Background: an optimization exercise with open tools, aiming at small area. Do not read the settings as production practice.
At most, simulation tests tie the RTL to the original design; equivalence was not proved.
The series may have gaps, and a smaller design here may also do less where the tests do not look.
The RTL of runs 2 to 5 was laid out without a check of its function.

===== flow/run.sh =====
#!/bin/bash
# synth_recipe.tcl (not shown) runs the flow's synth.tcl, then flattens the netlist and writes it again
# the make line also repeats each setting of config.mk as NAME=value (left out here)
make -C /OpenROAD-flow-scripts/flow DESIGN_CONFIG=/design/flow/config.mk WORK_HOME=/design/flow/orfs CLKGATE_MAP_FILE= SYNTH_SCRIPT=/design/flow/synth_recipe.tcl finish

===== flow/config.mk =====
export PLATFORM = sky130hd
export DESIGN_NAME = filter_fir
export DESIGN_NICKNAME = filter_fir
export VERILOG_FILES = /design/flow/design.v
export SDC_FILE = /design/flow/constraint.sdc
export NUM_CORES = 8
export LEC_CHECK = 0
export CAP_MARGIN = 20
export CORE_MARGIN = 2
export CORE_UTILIZATION = 40
export SLEW_MARGIN = 20

===== flow/constraint.sdc =====
create_clock -name core_clock -period 6.5 [get_ports {clk}]
set_input_delay 1.3000 -clock core_clock [delete_from_list [all_inputs] [get_ports {clk}]]
set_output_delay 1.3000 -clock core_clock [all_outputs]
set_load 0.01 [all_outputs]

===== flow/design.v =====
module fir_direct #(
    parameter int tap_len = 63,
    parameter int data_width = 16,
    parameter int coef_width = 16
)(
    input  logic clk,
    input  logic rst,
    input  logic cke, 
    input  logic signed [data_width-1:0] din,
    output logic signed [data_width-1:0] dout,
    input  logic [tap_len*coef_width-1:0] fir_coef  
);
localparam int mul_width = data_width + coef_width;  
localparam int acc_width = mul_width + $clog2(tap_len);  
localparam int num_stages = $clog2(tap_len);  
logic signed [data_width-1:0] sr [tap_len-1:0];
always_ff @(posedge clk) begin
    if (rst) begin
        for (integer i = 0; i < tap_len; i = i + 1) begin
            sr[i] <= '0;
        end
    end else if (cke) begin
        for (integer i = 0; i < tap_len - 1; i = i + 1) begin
            sr[i] <= sr[i+1];  
        end
        sr[tap_len-1] <= din;  
    end
end
logic signed [mul_width-1:0] mul_results [tap_len-1:0];
always_ff @(posedge clk) begin
    if (cke) begin
        for (int i = 0; i < tap_len; i = i + 1) begin
            mul_results[i] <= sr[tap_len - 1 - i] * $signed(fir_coef[i*coef_width +: coef_width]);
        end
    end
end
logic signed [acc_width-1:0] p_sums [num_stages:0][tap_len-1:0];
genvar stage, i;
generate
    for (i = 0; i < tap_len; i = i + 1) begin : gen_init_sum
        always_ff @(posedge clk) begin  
            if (cke) begin
                p_sums[0][i] <= mul_results[i];
            end
        end
    end
    for (stage = 0; stage < num_stages; stage = stage + 1) begin : gen_adder_stages
        localparam int num_inputs = (tap_len + (1 << stage) - 1) >> stage;
        localparam int num_outputs = (num_inputs + 1) >> 1;
        always_ff @(posedge clk) begin
            if (cke) begin
                for (int j = 0; j < num_outputs; j = j + 1) begin
                    if ( (2*j + 1) < num_inputs ) begin  
                        p_sums[stage+1][j] <= p_sums[stage][2*j] + p_sums[stage][2*j+1];
                    end else begin   
                        p_sums[stage+1][j] <= p_sums[stage][2*j];
                    end
                end
            end
        end
    end
endgenerate
logic signed [acc_width-1:0] mac_out;
assign mac_out = p_sums[num_stages][0];
logic signed [data_width-1:0] dout_reg;
logic signed [acc_width-1:0] scaled_out_reg;
assign scaled_out_reg = mac_out >>> 15;  
localparam int PIPELINE_LATENCY = 2 + num_stages;  
localparam signed [data_width-1:0] MAX_VAL = (1 << (data_width - 1)) - 1;
localparam signed [data_width-1:0] MIN_VAL = -(1 << (data_width - 1));
logic [$clog2(PIPELINE_LATENCY):0] latency_cnt;
logic output_valid;
always_ff @(posedge clk) begin
    if (rst) begin
        latency_cnt <= '0;
        output_valid <= 1'b0;
        dout_reg <= '0;
    end else if (cke) begin
        if (latency_cnt < PIPELINE_LATENCY) begin
            latency_cnt <= latency_cnt + 1;
            dout_reg <= '0;  
            output_valid <= 1'b0;
        end else begin
            output_valid <= 1'b1;
            if (scaled_out_reg > MAX_VAL) begin
                dout_reg <= MAX_VAL;     
            end else if (scaled_out_reg < MIN_VAL) begin
                dout_reg <= MIN_VAL;     
            end else begin
                dout_reg <= scaled_out_reg[data_width-1:0];
            end
        end
    end
end
assign dout = dout_reg;
endmodule
module filter_fir(
    input clk,rst,
    input signed [15:0]din,
    output signed [15:0]dout
    );
    parameter tap_len=63;
    parameter [tap_len*16-1:0]fir_coef = {
                                            16'd77, 16'd50, 16'd66, 16'd84, 16'd104, 16'd128, 16'd154, 16'd183, 16'd215, 16'd249,
                                            16'd286, 16'd325, 16'd366, 16'd408, 16'd453, 16'd498, 16'd543, 16'd589, 16'd635, 16'd680,
                                            16'd723, 16'd765, 16'd805, 16'd842, 16'd875, 16'd906, 16'd932, 16'd954, 16'd971, 16'd984,
                                            16'd991, 16'd994, 16'd991, 16'd984, 16'd971, 16'd954, 16'd932, 16'd906, 16'd875, 16'd842,
                                            16'd805, 16'd765, 16'd723, 16'd680, 16'd635, 16'd589, 16'd543, 16'd498, 16'd453, 16'd408,
                                            16'd366, 16'd325, 16'd286, 16'd249, 16'd215, 16'd183, 16'd154, 16'd128, 16'd104, 16'd84,
                                            16'd66, 16'd50, 16'd77};
    fir_direct #(.tap_len(tap_len))fir(
        .clk(clk),
        .rst(rst),
        .cke(1'b1),  
        .din(din),
        .dout(dout),
        .fir_coef(fir_coef)
        );
endmodule

==> results.json, run 1 <==
{
  "critPathCapture": "fir.mul_results[30][26]",
  "rr_endpoint": "fir.mul_results[30][26]",
  "cts_buffers": 699,
  "netlist_top_cells_area": "dfxtp_1, ha_1, fa_1, inv_1, xnor2_1",
  "diodes": 20,
  "ant_nets": 0,
  "wl_met1_um": 411000,
  "ys_warn_count": 4,
  "setup_slack_ns": 0.474,
  "crit_path_start": "fir.sr[32][6]",
  "drive_gt1_share_pct": 4.04,
  "crit_path_end_kind": "flip-flop",
  "final_cell_area_um2": 417000,
  "vias_per_cell": 4.84,
  "gr-total-overflow": 0,
  "core_area_um2": 939000,
  "outcome": "finished clean",
  "cts_setup_buffers": 0,
  "holdWs_ns": 0.253,
  "grt_antenna_before_repair": 75,
  "hold_start": "fir.mul_results[27][15]",
  "clock_skew_ns": 0.102,
  "path_depth": 20,
  "top_layer_used": "met5",
  "drv_cap": 0,
  "clock_sinks": 6178,
  "hold_viol": 0,
  "dieHeight_um": 974,
  "synth_top_cell_area_share_pct": 32.8,
  "ys_seq_area_share_pct": 32.8,
  "h-tree-depth": 6,
  "buf_share_pct": 0.257,
  "synth.cell_area_um2": 377000
}
Run 1, sequential cells colored by netlist name:
Other sequential cells in the stronger gray, the rest of the logic in the fainter gray.
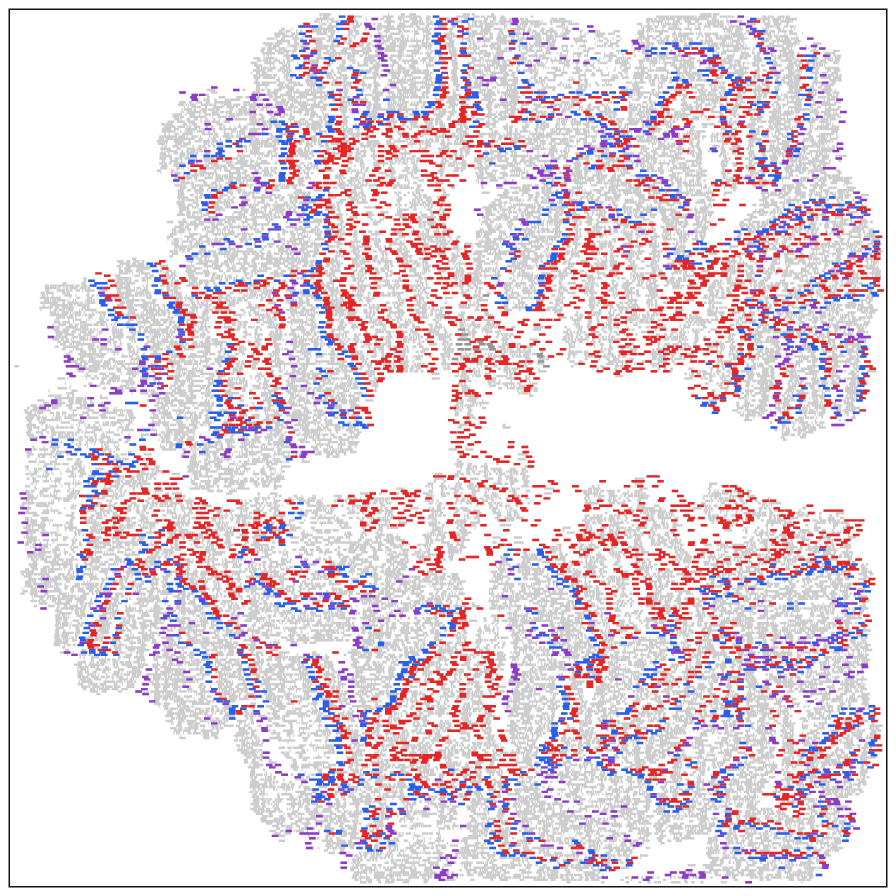
Key: red = fir.p_sums [flops 3582, where spread over the die]; blue = fir.mul_results [flops 1568, where spread over the die]; purple = fir.sr [flops 1008, where spread over the die]
Another 20 sequential cells are not colored.
sequential cell area share: 29.7%
final core utilization: 44.4%
register area: 124000 µm²

Run 1, M1 wires:
The bar under the picture is 200 µm long. Supply wires on this layer in gray.
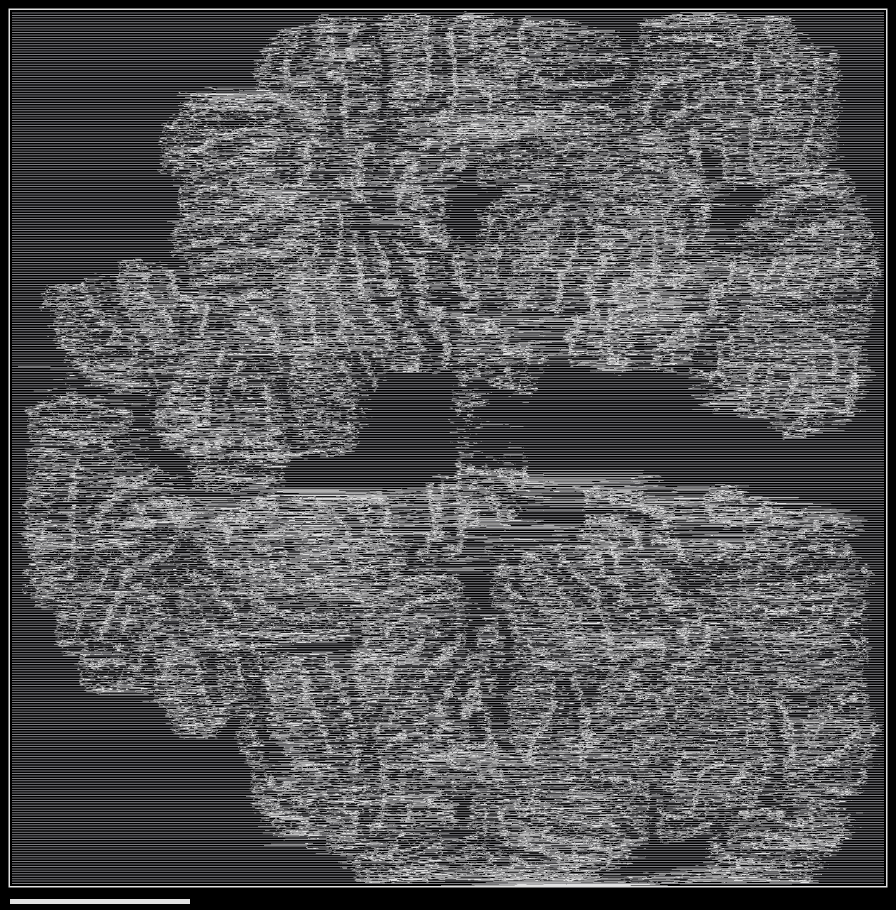
The layer holds 48% of the routed length. The longest straight run is 187 µm. The layer carries 411 mm of wire. 44805 nets have wire on it. The wires run mostly horizontal.

Run 1, track usage over the die:
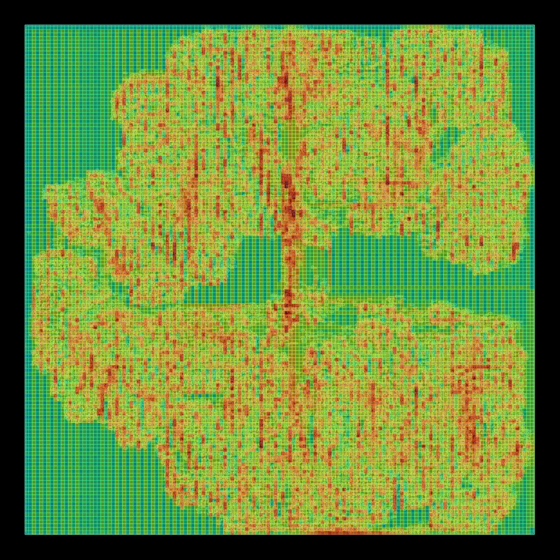
gr usage total: 18.1%
global route hottest layer: met2
met3 Use GR: 2.06%
met1 GRT Util: 24.7%

Run 1, cell classes on the final placement:
The bar under the picture is 200 µm long. Fill, decap, tap and diode cells in gray.
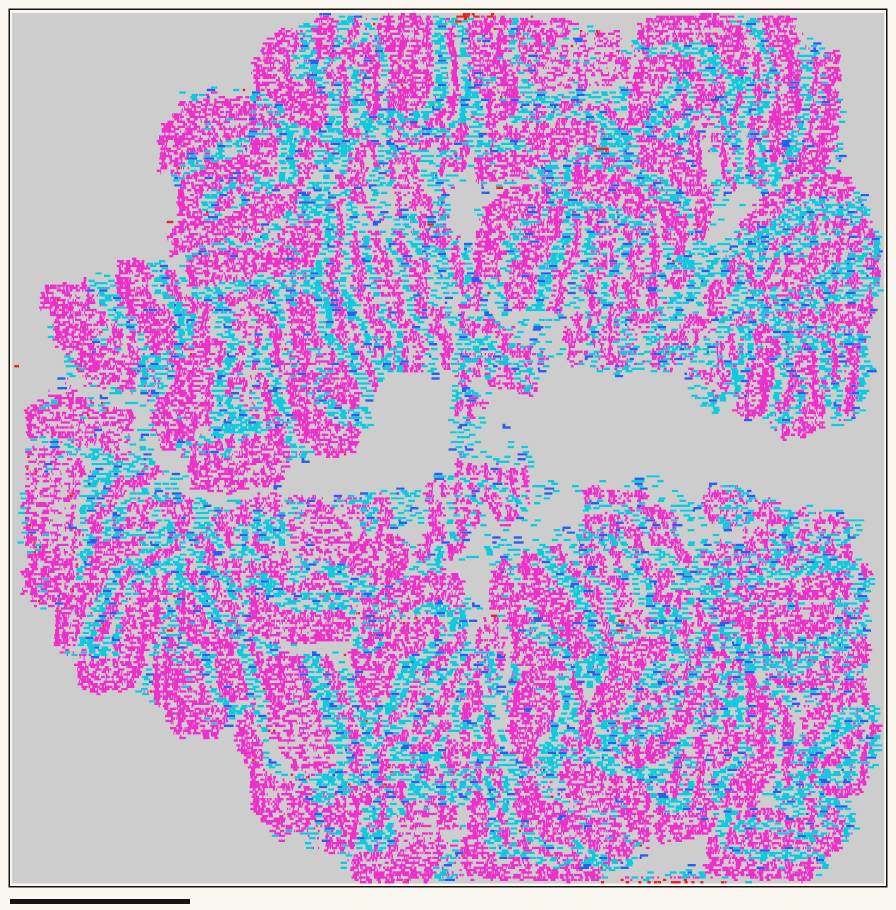

## Run 2: files that changed since run 1, shown whole
==> flow/design.v <==
module filter_fir(input clk, input rst, input signed [15:0] din, output signed [15:0] dout);
  reg [15:0] dl [0:7];
  reg [3:0] cnt;
  reg [15:0] w [0:62];
  reg [30:0] s1, s2;
  reg [15:0] yo;
  wire signed [30:0] W0 = {{15{w[0][15]}}, w[0]};
  wire signed [30:0] W1 = {{15{w[1][15]}}, w[1]};
  wire signed [30:0] W2 = {{15{w[2][15]}}, w[2]};
  wire signed [30:0] W3 = {{15{w[3][15]}}, w[3]};
  wire signed [30:0] W4 = {{15{w[4][15]}}, w[4]};
  wire signed [30:0] W5 = {{15{w[5][15]}}, w[5]};
  wire signed [30:0] W6 = {{15{w[6][15]}}, w[6]};
  wire signed [30:0] W7 = {{15{w[7][15]}}, w[7]};
  wire signed [30:0] W8 = {{15{w[8][15]}}, w[8]};
  wire signed [30:0] W9 = {{15{w[9][15]}}, w[9]};
  wire signed [30:0] W10 = {{15{w[10][15]}}, w[10]};
  wire signed [30:0] W11 = {{15{w[11][15]}}, w[11]};
  wire signed [30:0] W12 = {{15{w[12][15]}}, w[12]};
  wire signed [30:0] W13 = {{15{w[13][15]}}, w[13]};
  wire signed [30:0] W14 = {{15{w[14][15]}}, w[14]};
  wire signed [30:0] W15 = {{15{w[15][15]}}, w[15]};
  wire signed [30:0] W16 = {{15{w[16][15]}}, w[16]};
  wire signed [30:0] W17 = {{15{w[17][15]}}, w[17]};
  wire signed [30:0] W18 = {{15{w[18][15]}}, w[18]};
  wire signed [30:0] W19 = {{15{w[19][15]}}, w[19]};
  wire signed [30:0] W20 = {{15{w[20][15]}}, w[20]};
  wire signed [30:0] W21 = {{15{w[21][15]}}, w[21]};
  wire signed [30:0] W22 = {{15{w[22][15]}}, w[22]};
  wire signed [30:0] W23 = {{15{w[23][15]}}, w[23]};
  wire signed [30:0] W24 = {{15{w[24][15]}}, w[24]};
  wire signed [30:0] W25 = {{15{w[25][15]}}, w[25]};
  wire signed [30:0] W26 = {{15{w[26][15]}}, w[26]};
  wire signed [30:0] W27 = {{15{w[27][15]}}, w[27]};
  wire signed [30:0] W28 = {{15{w[28][15]}}, w[28]};
  wire signed [30:0] W29 = {{15{w[29][15]}}, w[29]};
  wire signed [30:0] W30 = {{15{w[30][15]}}, w[30]};
  wire signed [30:0] W31 = {{15{w[31][15]}}, w[31]};
  wire signed [30:0] W32 = {{15{w[32][15]}}, w[32]};
  wire signed [30:0] W33 = {{15{w[33][15]}}, w[33]};
  wire signed [30:0] W34 = {{15{w[34][15]}}, w[34]};
  wire signed [30:0] W35 = {{15{w[35][15]}}, w[35]};
  wire signed [30:0] W36 = {{15{w[36][15]}}, w[36]};
  wire signed [30:0] W37 = {{15{w[37][15]}}, w[37]};
  wire signed [30:0] W38 = {{15{w[38][15]}}, w[38]};
  wire signed [30:0] W39 = {{15{w[39][15]}}, w[39]};
  wire signed [30:0] W40 = {{15{w[40][15]}}, w[40]};
  wire signed [30:0] W41 = {{15{w[41][15]}}, w[41]};
  wire signed [30:0] W42 = {{15{w[42][15]}}, w[42]};
  wire signed [30:0] W43 = {{15{w[43][15]}}, w[43]};
  wire signed [30:0] W44 = {{15{w[44][15]}}, w[44]};
  wire signed [30:0] W45 = {{15{w[45][15]}}, w[45]};
  wire signed [30:0] W46 = {{15{w[46][15]}}, w[46]};
  wire signed [30:0] W47 = {{15{w[47][15]}}, w[47]};
  wire signed [30:0] W48 = {{15{w[48][15]}}, w[48]};
  wire signed [30:0] W49 = {{15{w[49][15]}}, w[49]};
  wire signed [30:0] W50 = {{15{w[50][15]}}, w[50]};
  wire signed [30:0] W51 = {{15{w[51][15]}}, w[51]};
  wire signed [30:0] W52 = {{15{w[52][15]}}, w[52]};
  wire signed [30:0] W53 = {{15{w[53][15]}}, w[53]};
  wire signed [30:0] W54 = {{15{w[54][15]}}, w[54]};
  wire signed [30:0] W55 = {{15{w[55][15]}}, w[55]};
  wire signed [30:0] W56 = {{15{w[56][15]}}, w[56]};
  wire signed [30:0] W57 = {{15{w[57][15]}}, w[57]};
  wire signed [30:0] W58 = {{15{w[58][15]}}, w[58]};
  wire signed [30:0] W59 = {{15{w[59][15]}}, w[59]};
  wire signed [30:0] W60 = {{15{w[60][15]}}, w[60]};
  wire signed [30:0] W61 = {{15{w[61][15]}}, w[61]};
  wire signed [30:0] W62 = {{15{w[62][15]}}, w[62]};
  wire [30:0] a = +(W0<<<1) +(W0<<<4) +(W3<<<3) +(W6<<<3) +(W8<<<2) -(W11<<<0) +(W11<<<3) -(W18<<<1) -(W20<<<2) -(W22<<<3) +(W25<<<1) -(W25<<<4) -(W27<<<3) -(W30<<<4) -(W33<<<4) -(W37<<<4) -(W40<<<2) -(W42<<<1) +(W48<<<2) +(W51<<<3) -(W55<<<0) +(W56<<<4) +(W61<<<2) -(W62<<<1) +(W62<<<4);
  wire [30:0] b = -(W0<<<4) +(W0<<<6) +(W6<<<0) +(W16<<<1) -(W36<<<1) -(W44<<<1) -(W49<<<0) -(W51<<<1) +(W55<<<2) -(W61<<<4);
  wire [30:0] o = +(W0<<<0) -(W0<<<2) +(W0<<<4) +(W0<<<6) +(W1<<<1) +(W4<<<1) +(W7<<<1) -(W10<<<0) -(W12<<<0) +(W12<<<2) -(W17<<<0) -(W21<<<0) -(W23<<<1) -(W26<<<0) -(W26<<<2) +(W29<<<2) +(W30<<<1) -(W31<<<2) +(W34<<<1) -(W34<<<3) +(W36<<<0) -(W38<<<3) -(W39<<<1) -(W41<<<0) +(W45<<<0) +(W52<<<2) -(W54<<<0) +(W57<<<3) +(W58<<<1) +(W61<<<1) -(W62<<<0) +(W62<<<6);
  wire [30:0] yv = s1 + o;
  integer i;
  always @(posedge clk) begin
    dl[0] <= din;
    for (i=1;i<8;i=i+1) dl[i] <= dl[i-1];
    if (rst) cnt <= 4'd8; else if (cnt != 4'd0) cnt <= cnt - 4'd1;
    if (rst) begin
      for (i=0;i<63;i=i+1) w[i] <= 16'd0;
      s1 <= 31'd0; s2 <= 31'd0; yo <= 16'd0;
    end else begin
      w[0] <= (cnt != 4'd0) ? 16'd0 : dl[7];
      for (i=1;i<63;i=i+1) w[i] <= w[i-1];
      s2 <= s2 + a;
      s1 <= s1 + s2 + b;
      yo <= yv[30:15];
    end
  end
  assign dout = yo;
endmodule
Run 2, cell classes on the final placement:
The bar under the picture is 100 µm long. Fill, decap, tap and diode cells in gray.
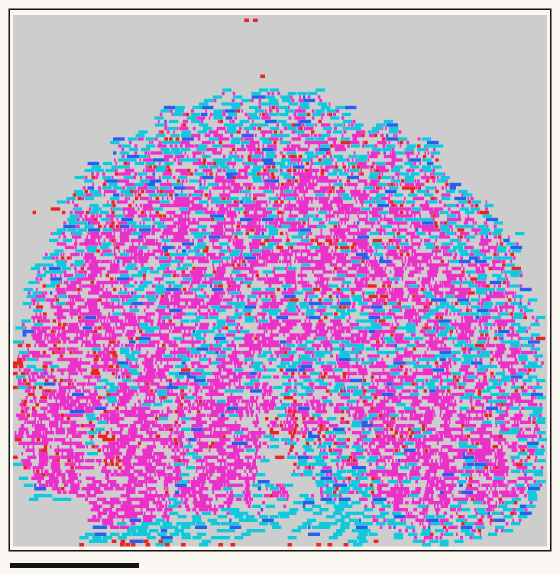
Key: magenta = remaining logic cells [cells 4550, share of their area 57%]; cyan = registers [cells 1218, share of their area 31%]; blue = clock drivers and dummy loads [cells 239, share of their area 5.6%]; red = remaining buffers and delay cells [cells 558, share of their area 5.8%]

Run 2, sequential cells colored by netlist name:
Other sequential cells in the stronger gray, the rest of the logic in the fainter gray.
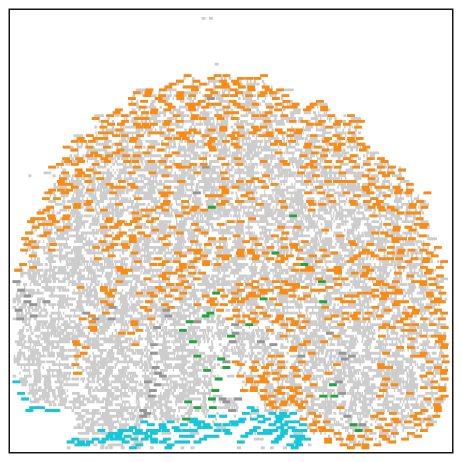
Key: cyan = dl [flops 128]; green = s1 [flops 31, where bottom middle]; orange = w [flops 1008]

==> run 2 against run 1 <==
Effect of this change: now fails the layout checks on setup timing; synthesized area is 82% lower; fmax is 16% lower; sequential cell count is 4960 lower; via count is 84% lower; largest cell class unchanged.
==> results.json, run 2 <==
{
  "outcome": "failed layout checks",
  "so_faults": "setup timing",
  "holdWs_ns": 0.322,
  "hold_viol": 0,
  "ys_warn_count": 3,
  "grt_busiest_layer": "met2",
  "diodes": 3,
  "setup_slack_ns": -0.689,
  "rr_endpoint": "yo[13]",
  "setup_violations": 21,
  "core_area_um2": 172000,
  "vias_per_cell": 4.36,
  "netlist_top_cells_area": "fa_1, dfxtp_1, inv_1, nor2b_1, ha_1",
  "top_layer_used": "met4",
  "crit_path_start": "w[0][4]",
  "drive_gt1_share_pct": 13.6,
  "critPathCapture": "yo[13]",
  "buf_share_pct": 5.64,
  "seq_share_pct": 30.1,
  "crit_path_end_kind": "flip-flop",
  "h-tree-depth": 4,
  "clock_skew_ns": 0.0269,
  "drv_cap": 0,
  "met3_usage_pct": 2.82,
  "final_cell_area_um2": 81300,
  "cts_buffers": 134,
  "ys_seq_area_share_pct": 35.2,
  "post-route-util_pct": 47.3,
  "dieHeight_um": 420,
  "cts_setup_buffers": 13,
  "synth.cell_area_um2": 69200
}
Run 2, M1 wires:
The bar under the picture is 100 µm long. Supply wires on this layer in gray.
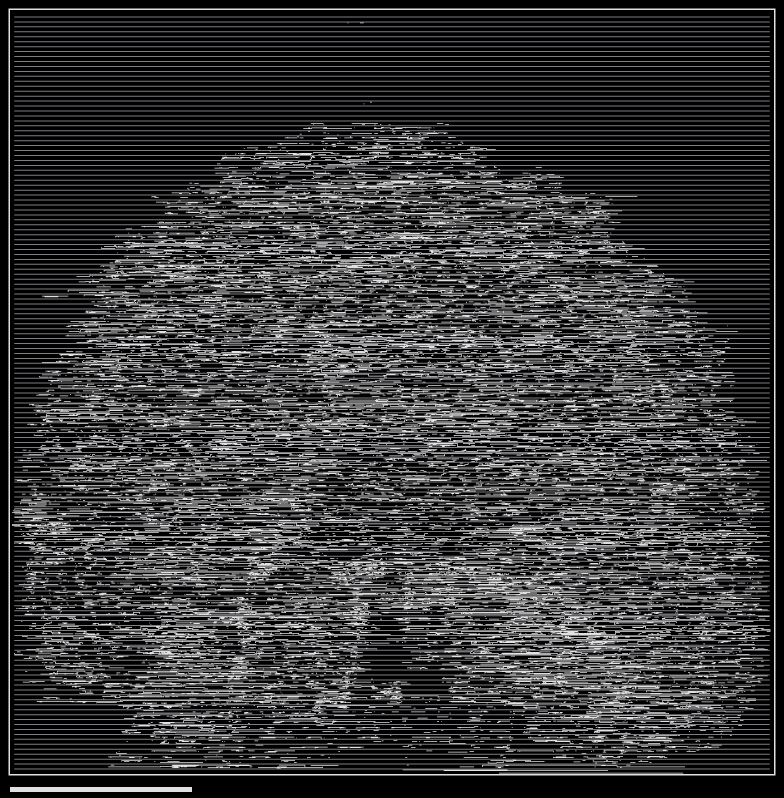
7791 nets have wire on it. The longest straight run is 101 µm. The wires run mostly horizontal. The layer carries 71.5 mm of wire. The layer holds 42% of the routed length.
Total Routed Length: 172000 µm
met1 GRT Util: 26.1%

Run 2, track usage over the die:
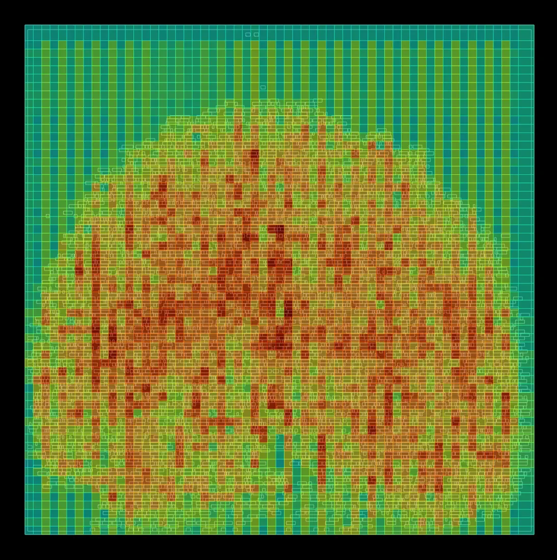

## Run 3: large edit since run 2, in outline
flow/design.v: 91 -> 3639 lines; modules unchanged: 0
  filter_fir: edited, 91 -> 3625 lines
  fir_fa: new, 4 lines
  fir_ha: new, 4 lines
  fir_nand2: new, 3 lines
  fir_nor2: new, 3 lines
==> module fir_fa as of run 3 <==
module fir_fa(input a, input b, input ci, output s, output co);
  assign s = a ^ b ^ ci;
  assign co = (a & b) | (ci & (a ^ b));
endmodule
==> module fir_nand2 as of run 3 <==
module fir_nand2 #(parameter N = 1) (input [N-1:0] a, input [N-1:0] b, output [N-1:0] y);
  assign y = ~(a & b);
endmodule
==> module fir_ha as of run 3 <==
module fir_ha(input a, input b, output s, output co);
  assign s = a ^ b;
  assign co = a & b;
endmodule
==> module fir_nor2 as of run 3 <==
module fir_nor2 #(parameter N = 1) (input [N-1:0] a, input [N-1:0] b, output [N-1:0] y);
  assign y = ~(a | b);
endmodule
==> flow/flow/run.sh (new file) <==
#!/bin/bash
# The standard layout (standard.sh) with the clock tree built without dummy load cells
# and the port buffers made of the smallest buffer cell.
set -euo pipefail
CTS="-sink_clustering_enable -repair_clock_nets -dont_use_dummy_load -sink_clustering_size 18 -sink_clustering_max_diameter 55 -buf_list {sky130_fd_sc_hd__clkbuf_4 sky130_fd_sc_hd__clkbuf_8}"
bash standard.sh "CTS_ARGS=$CTS" "BUFFER_PORTS_ARGS=-buffer_cell sky130_fd_sc_hd__buf_1" finish > standard_flow.log 2>&1
==> flow/standard.sh (new file) <==
#!/bin/bash
# synth_recipe.tcl (not shown) runs the flow's synth.tcl, then flattens the netlist and writes it again
# the make line also repeats each setting of config.mk as NAME=value (left out here)
make -C /OpenROAD-flow-scripts/flow DESIGN_CONFIG=/design/flow/config.mk WORK_HOME=/design/flow/orfs CLKGATE_MAP_FILE= SYNTH_SCRIPT=/design/flow/synth_recipe.tcl "${@:-finish}"
--- a/flow/config.mk
+++ b/flow/config.mk
@@ -10,2 +10,3 @@
 export CORE_UTILIZATION = 40
 export SLEW_MARGIN = 20
+export SYNTH_HIERARCHICAL = 1
removed: flow/run.sh
Run 3, track usage over the die:
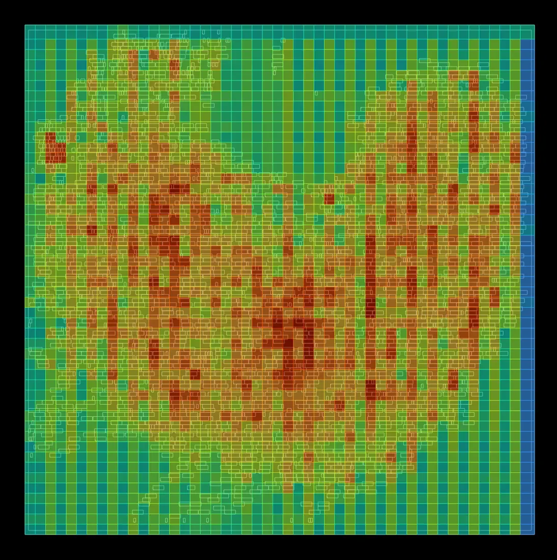
met2 Use GR: 31.7%
met1 GRT Util: 23.5%
final core utilization: 43.6%

Run 3, M1 wires:
The bar under the picture is 100 µm long. Supply wires on this layer in gray.
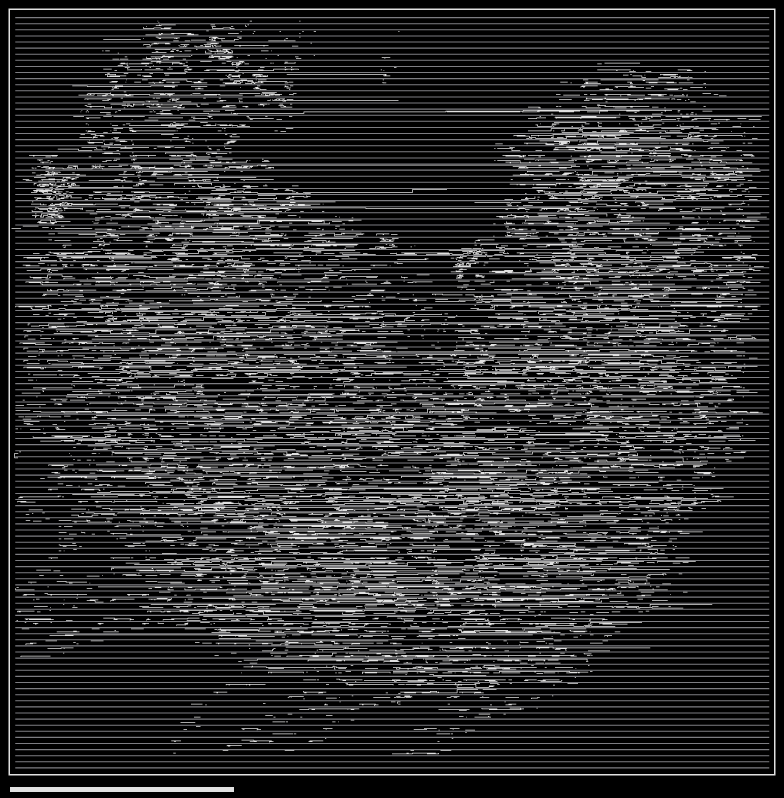
Total Routed Length: 98900 µm
via count: 19575

==> run 3 against run 2 <==
Effect of this change: now clean on timing, DRC and antenna; global-route usage fell by 2.5 points; register-to-register slack better by 1.0 ns; worst setup slack gained 1.0 ns; wire length shrank 43%; fmax grew 16%; critical path type unchanged; critical endpoint is now s1[20]; largest cell class is now flip-flops and latches; highest routed layer unchanged.
==> results.json, run 3 <==
{
  "top_layer_used": "met4",
  "cts_buffers": 103,
  "seq_share_pct": 51.6,
  "grt_usage_pct": 18.2,
  "buf_share_pct": 0.804,
  "vias_per_cell": 4.42,
  "clock_sinks": 1263,
  "drv_cap": 0,
  "grt_antenna_before_repair": 3,
  "outcome": "finished clean",
  "netlist_top_cells_area": "dfxtp_1, fa_1, ha_1, inv_1, nand2_1",
  "grt_busiest_layer": "met2",
  "clock_skew_ns": 0.115,
  "setup_slack_ns": 0.306,
  "hold_start": "w6[9]",
  "critPathCapture": "s1[20]",
  "register_area_um2": 25300,
  "wl_met1_um": 42500,
  "ys_seq_area_share_pct": 55.8,
  "setup_violations": 0,
  "core_area_um2": 112000,
  "crit_path_start": "w0[7]",
  "hold_viol": 0,
  "rr_endpoint": "s1[20]"
}
Run 3, cell classes on the final placement:
The bar under the picture is 100 µm long. Fill, decap, tap and diode cells in gray.
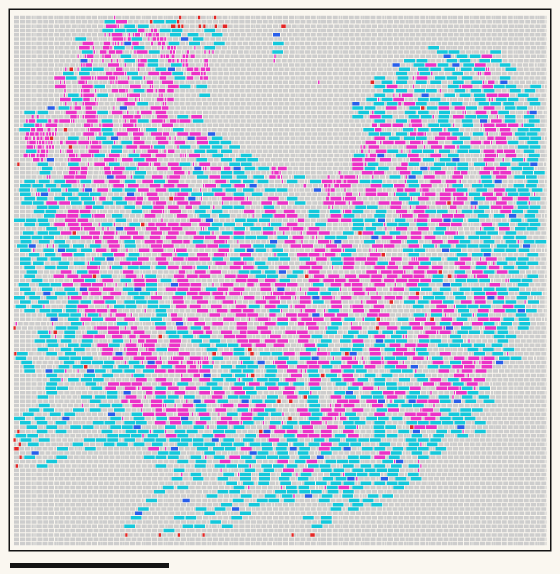
Key: blue = clock-net drivers [cells 103, share of their area 3.0%]; magenta = remaining logic cells [cells 1486, share of their area 43%]; cyan = registers [cells 1263, share of their area 54%]; red = remaining buffers and delay cells [cells 69, share of their area 0.84%]
design area: 49000 µm²
num rows: 123

Run 3, sizing map:
The bar under the picture is 100 µm long.
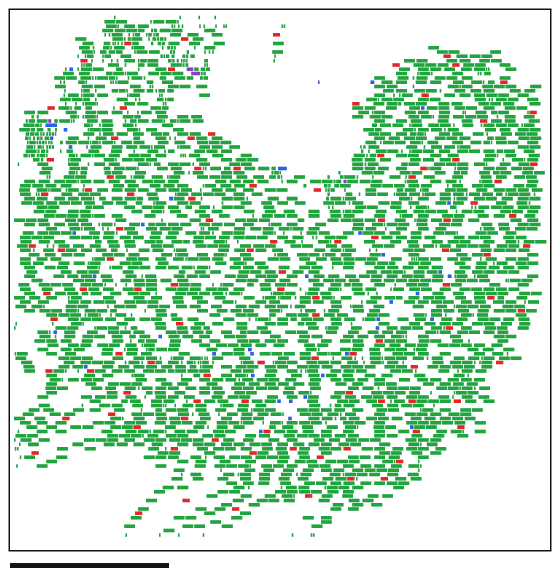

==> inputs of run 4 (changes only) <==
==> flow/flow/run.sh (replaced) <==
#!/bin/bash
# The standard layout (standard.sh) with the clock tree built without dummy load cells
# and the port buffers made of the smallest buffer cell.
set -euo pipefail
CTS="-sink_clustering_enable -repair_clock_nets -dont_use_dummy_load -sink_clustering_size 20 -sink_clustering_max_diameter 60 -buf_list {sky130_fd_sc_hd__clkbuf_2 sky130_fd_sc_hd__clkbuf_4 sky130_fd_sc_hd__clkbuf_8}"
bash standard.sh "CTS_ARGS=$CTS" "BUFFER_PORTS_ARGS=-buffer_cell sky130_fd_sc_hd__buf_1" finish > standard_flow.log 2>&1
Run 4, sizing map:
The bar under the picture is 100 µm long.
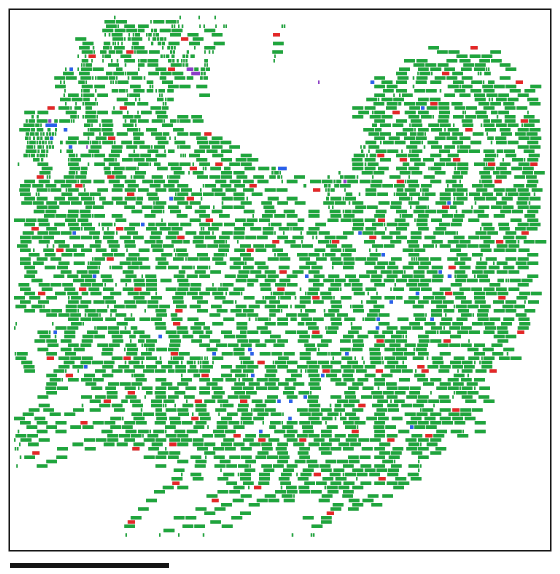
Key: red = x6 and larger [cells 96, share 3.3%]; blue = x3 and x4 [cells 38, share 1.3%]; purple = x2 [cells 6, share 0.21%]; green = x1 and smaller [cells 2774, share 95%]

Run 4, wire density map:
The die is cut into 34 by 34 equal tiles; white is low, dark blue is high, scaled to the fullest tile. Values are wire area over tile area, all layers added.
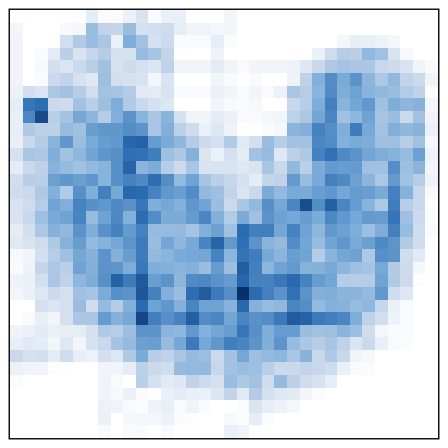
23% of the tiles are over half the peak. The emptiest ninth of the die: top middle. The mean over all tiles is 0.13. 20% of the tiles are nearly empty. The fullest tile reaches 0.45.
via count: 19560
gr usage total: 18.1%

==> run 4 against run 3 <==
Effect of this change: via count about the same; utilization is 0.088 points lower; final cell count shrank 0.18%; worst setup slack got worse by 0.032 ns; global-route usage barely moved; worst hold slack better by 0.0011 ns; die area unchanged; critical path type unchanged; highest routed layer unchanged.
==> results.json, run 4 <==
{
  "final_cell_area_um2": 48900,
  "critPathCapture": "s3[17]",
  "cts_buffers": 96,
  "top_layer_used": "met4",
  "hold_viol": 0,
  "synth.cell_area_um2": 45300,
  "vias_per_cell": 4.43,
  "rows": 123,
  "cts_setup_buffers": 0,
  "ys_warn_count": 7,
  "netlist_top_cells_area": "dfxtp_1, fa_1, ha_1, inv_1, nand2_1",
  "h-tree-depth": 3,
  "path_depth": 15,
  "setup_violations": 0,
  "rr_endpoint": "s3[17]",
  "register_area_um2": 25300,
  "outcome": "finished clean",
  "use_met2_pct": 31.8,
  "grt_antenna_before_repair": 3,
  "wl_met1_um": 42100,
  "setup_slack_ns": 0.275,
  "clock_skew_ns": 0.124,
  "drv_cap": 0,
  "crit_path_start": "w0[7]",
  "wl_met2_um": 50600,
  "core_area_um2": 112000,
  "buf_share_pct": 0.806,
  "clock_sinks": 1263,
  "post-route-util_pct": 43.5,
  "gr-usage-met1_pct": 23.4,
  "met3_usage_pct": 2.74,
  "drive_gt1_share_pct": 4.80,
  "seq_share_pct": 51.7
}
Run 4, M1 wires:
The bar under the picture is 100 µm long. Supply wires on this layer in gray.
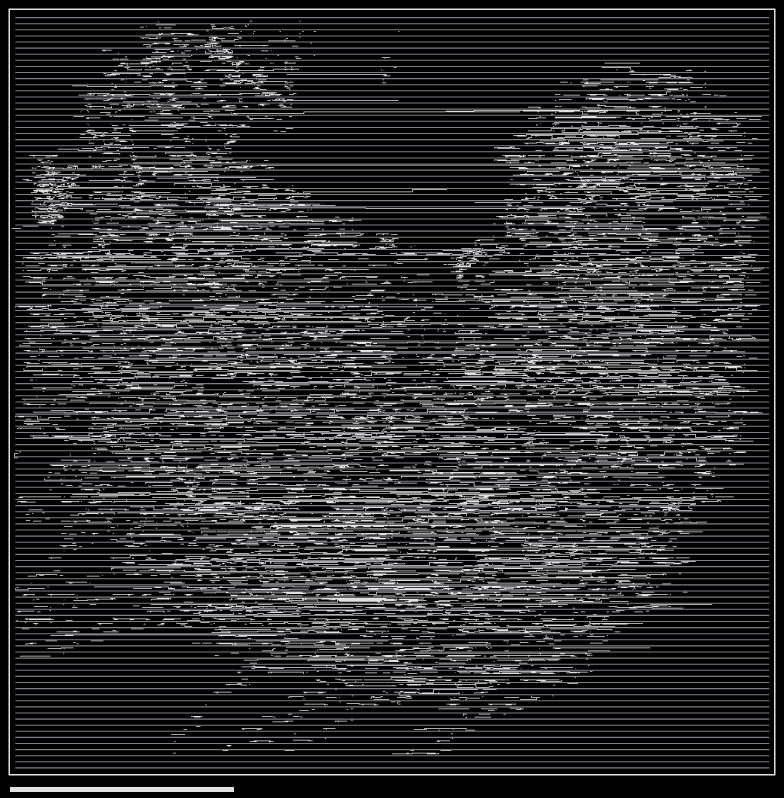
The wires run mostly horizontal. 3661 nets have wire on it.

Run 4, cell classes on the final placement:
The bar under the picture is 100 µm long. Fill, decap, tap and diode cells in gray.
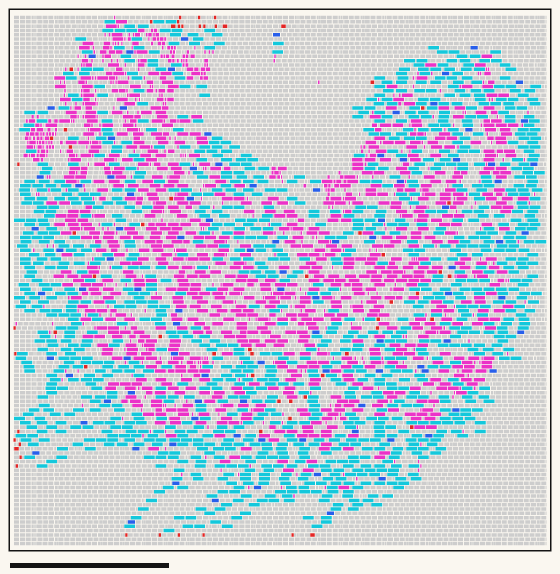

==> run 5: too many edits to list; what changed since run 4 <==
flow/design.v: 3639 -> 3609 lines; modules unchanged: 4
  filter_fir: edited, 3625 -> 3595 lines
Run 5, cell classes on the final placement:
The bar under the picture is 100 µm long. Fill, decap, tap and diode cells in gray.
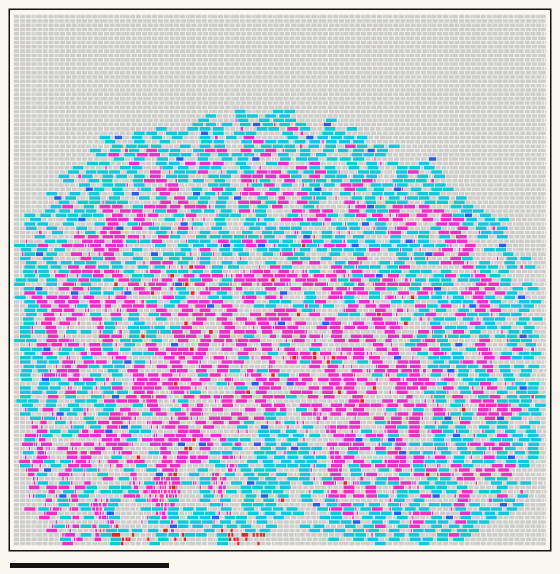
Core Area: 112000 µm²
sequential cell area share: 51.9%

Run 5, track usage over the die:
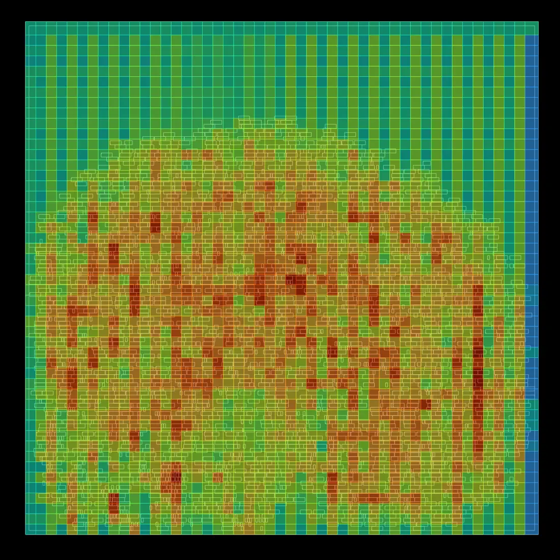
met1 GRT Util: 22.9%
gr usage total: 17.4%
WL/cell: 21.6 µm
met3 Use GR: 2.42%

Run 5, wire density map:
The die is cut into 34 by 34 equal tiles; white is low, dark blue is high, scaled to the fullest tile. Values are wire area over tile area, all layers added.
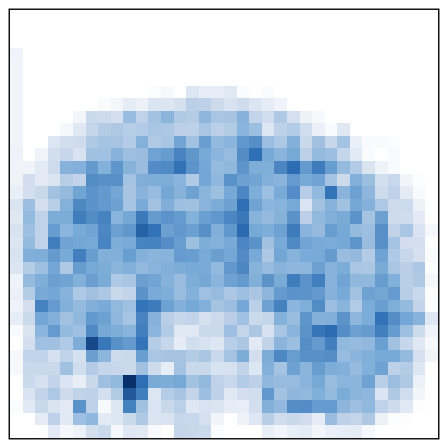
28% of the tiles are nearly empty. The fullest tile reaches 0.46. The mean over all tiles is 0.13. 19% of the tiles are over half the peak. The emptiest ninth of the die: top right.
Total Routed Length: 95900 µm
via count: 19276

==> run 5 against run 4 <==
Effect of this change: first-iteration DRC count decreased by 8.6%; final cell count increased by 0.25%; critical endpoint is now s2[15]; fmax decreased by 2.1%; clock skew decreased by 0.049 ns; worst setup slack got worse by 0.13 ns; clock-buffer cell count decreased by 12; still clean; register-to-register slack got worse by 0.13 ns; die area decreased by 0.37%; synthesized cell count increased by 0.94%; utilization decreased by 0.16 points.
==> results.json, run 5 <==
{
  "fin_crit_ns": 6.36,
  "rows": 123,
  "wl_met2_um": 49100,
  "drv_cap": 0,
  "ys_seq_area_share_pct": 55.8,
  "ys_warn_count": 7,
  "cts_setup_buffers": 0,
  "grt_busiest_layer": "met2",
  "clock_latency_ns": 0.75,
  "top_layer_used": "met4",
  "synth_top_cell_area_share_pct": 55.8,
  "critPathCapture": "s2[15]",
  "buf_share_pct": 0.826,
  "clock_skew_ns": 0.0758,
  "clock_sinks": 1260,
  "initial_utilization_pct": 40.3,
  "holdWs_ns": 0.266,
  "postSynthCellCount": 2782,
  "dieHeight_um": 340,
  "drive_gt1_share_pct": 5.26,
  "synth-simple-area-share_pct": 2.63,
  "yosysTopAreaCell": "dfxtp_1",
  "vias_per_cell": 4.35,
  "use_met2_pct": 30.3,
  "final_cell_area_um2": 48600,
  "diodes": 1,
  "grt_antenna_before_repair": 3,
  "cts_buffers": 84,
  "h-tree-depth": 3,
  "met3_length_um": 2450,
  "setup_slack_ns": 0.141,
  "hold_start": "w46[4]",
  "synth.cell_area_um2": 45200,
  "path_depth": 14,
  "rr_endpoint": "s2[15]",
  "hold_viol": 0,
  "outcome": "finished clean",
  "final.setup.tns_ns": 0,
  "nNetsFinal": 3842,
  "r2r_setup_slack_ns": 0.14,
  "crit_path_start": "w0[2]",
  "register_area_um2": 25200,
  "wl_met1_um": 41800,
  "crit_path_end_kind": "flip-flop",
  "ant_nets": 0,
  "setup_violations": 0,
  "gr-total-overflow": 0
}

==> re-timing with driven ports <==
How much do the figures lean on ideal ports? The routed layouts below were timed once more, with nothing changed but the port constraints. Step 1, drivers: a clkbuf_16 drives clk and a buf_2 each remaining input, both assumed. Step 2 adds t to the input delays and takes it off the output delays; t is the mean of the earliest and latest rising clock arrival at the registers after step 1. Input paths then give back, and output paths get back, about the clock's delay inside the block. Slacks: ideal / step 1 / step 2; pairs: ideal / step 1.
run	shift t [ns]	slack for setup (ns)	worst setup path after step 2	clock arrival spread, ns	pins driven straight from the clock port
run 1	1.184	0.474 / 0.474 / 0.474	register to register	0.108 / 0.108	1
run 2	0.850	-0.689 / -0.689 / -0.689	register to register	0.030 / 0.030	1
run 3	0.808	0.306 / 0.306 / 0.306	register to register	0.122 / 0.122	1
run 4	0.803	0.275 / 0.275 / 0.275	register to register	0.141 / 0.141	1
run 5	0.785	0.141 / 0.141 / 0.141	register to register	0.082 / 0.082	1
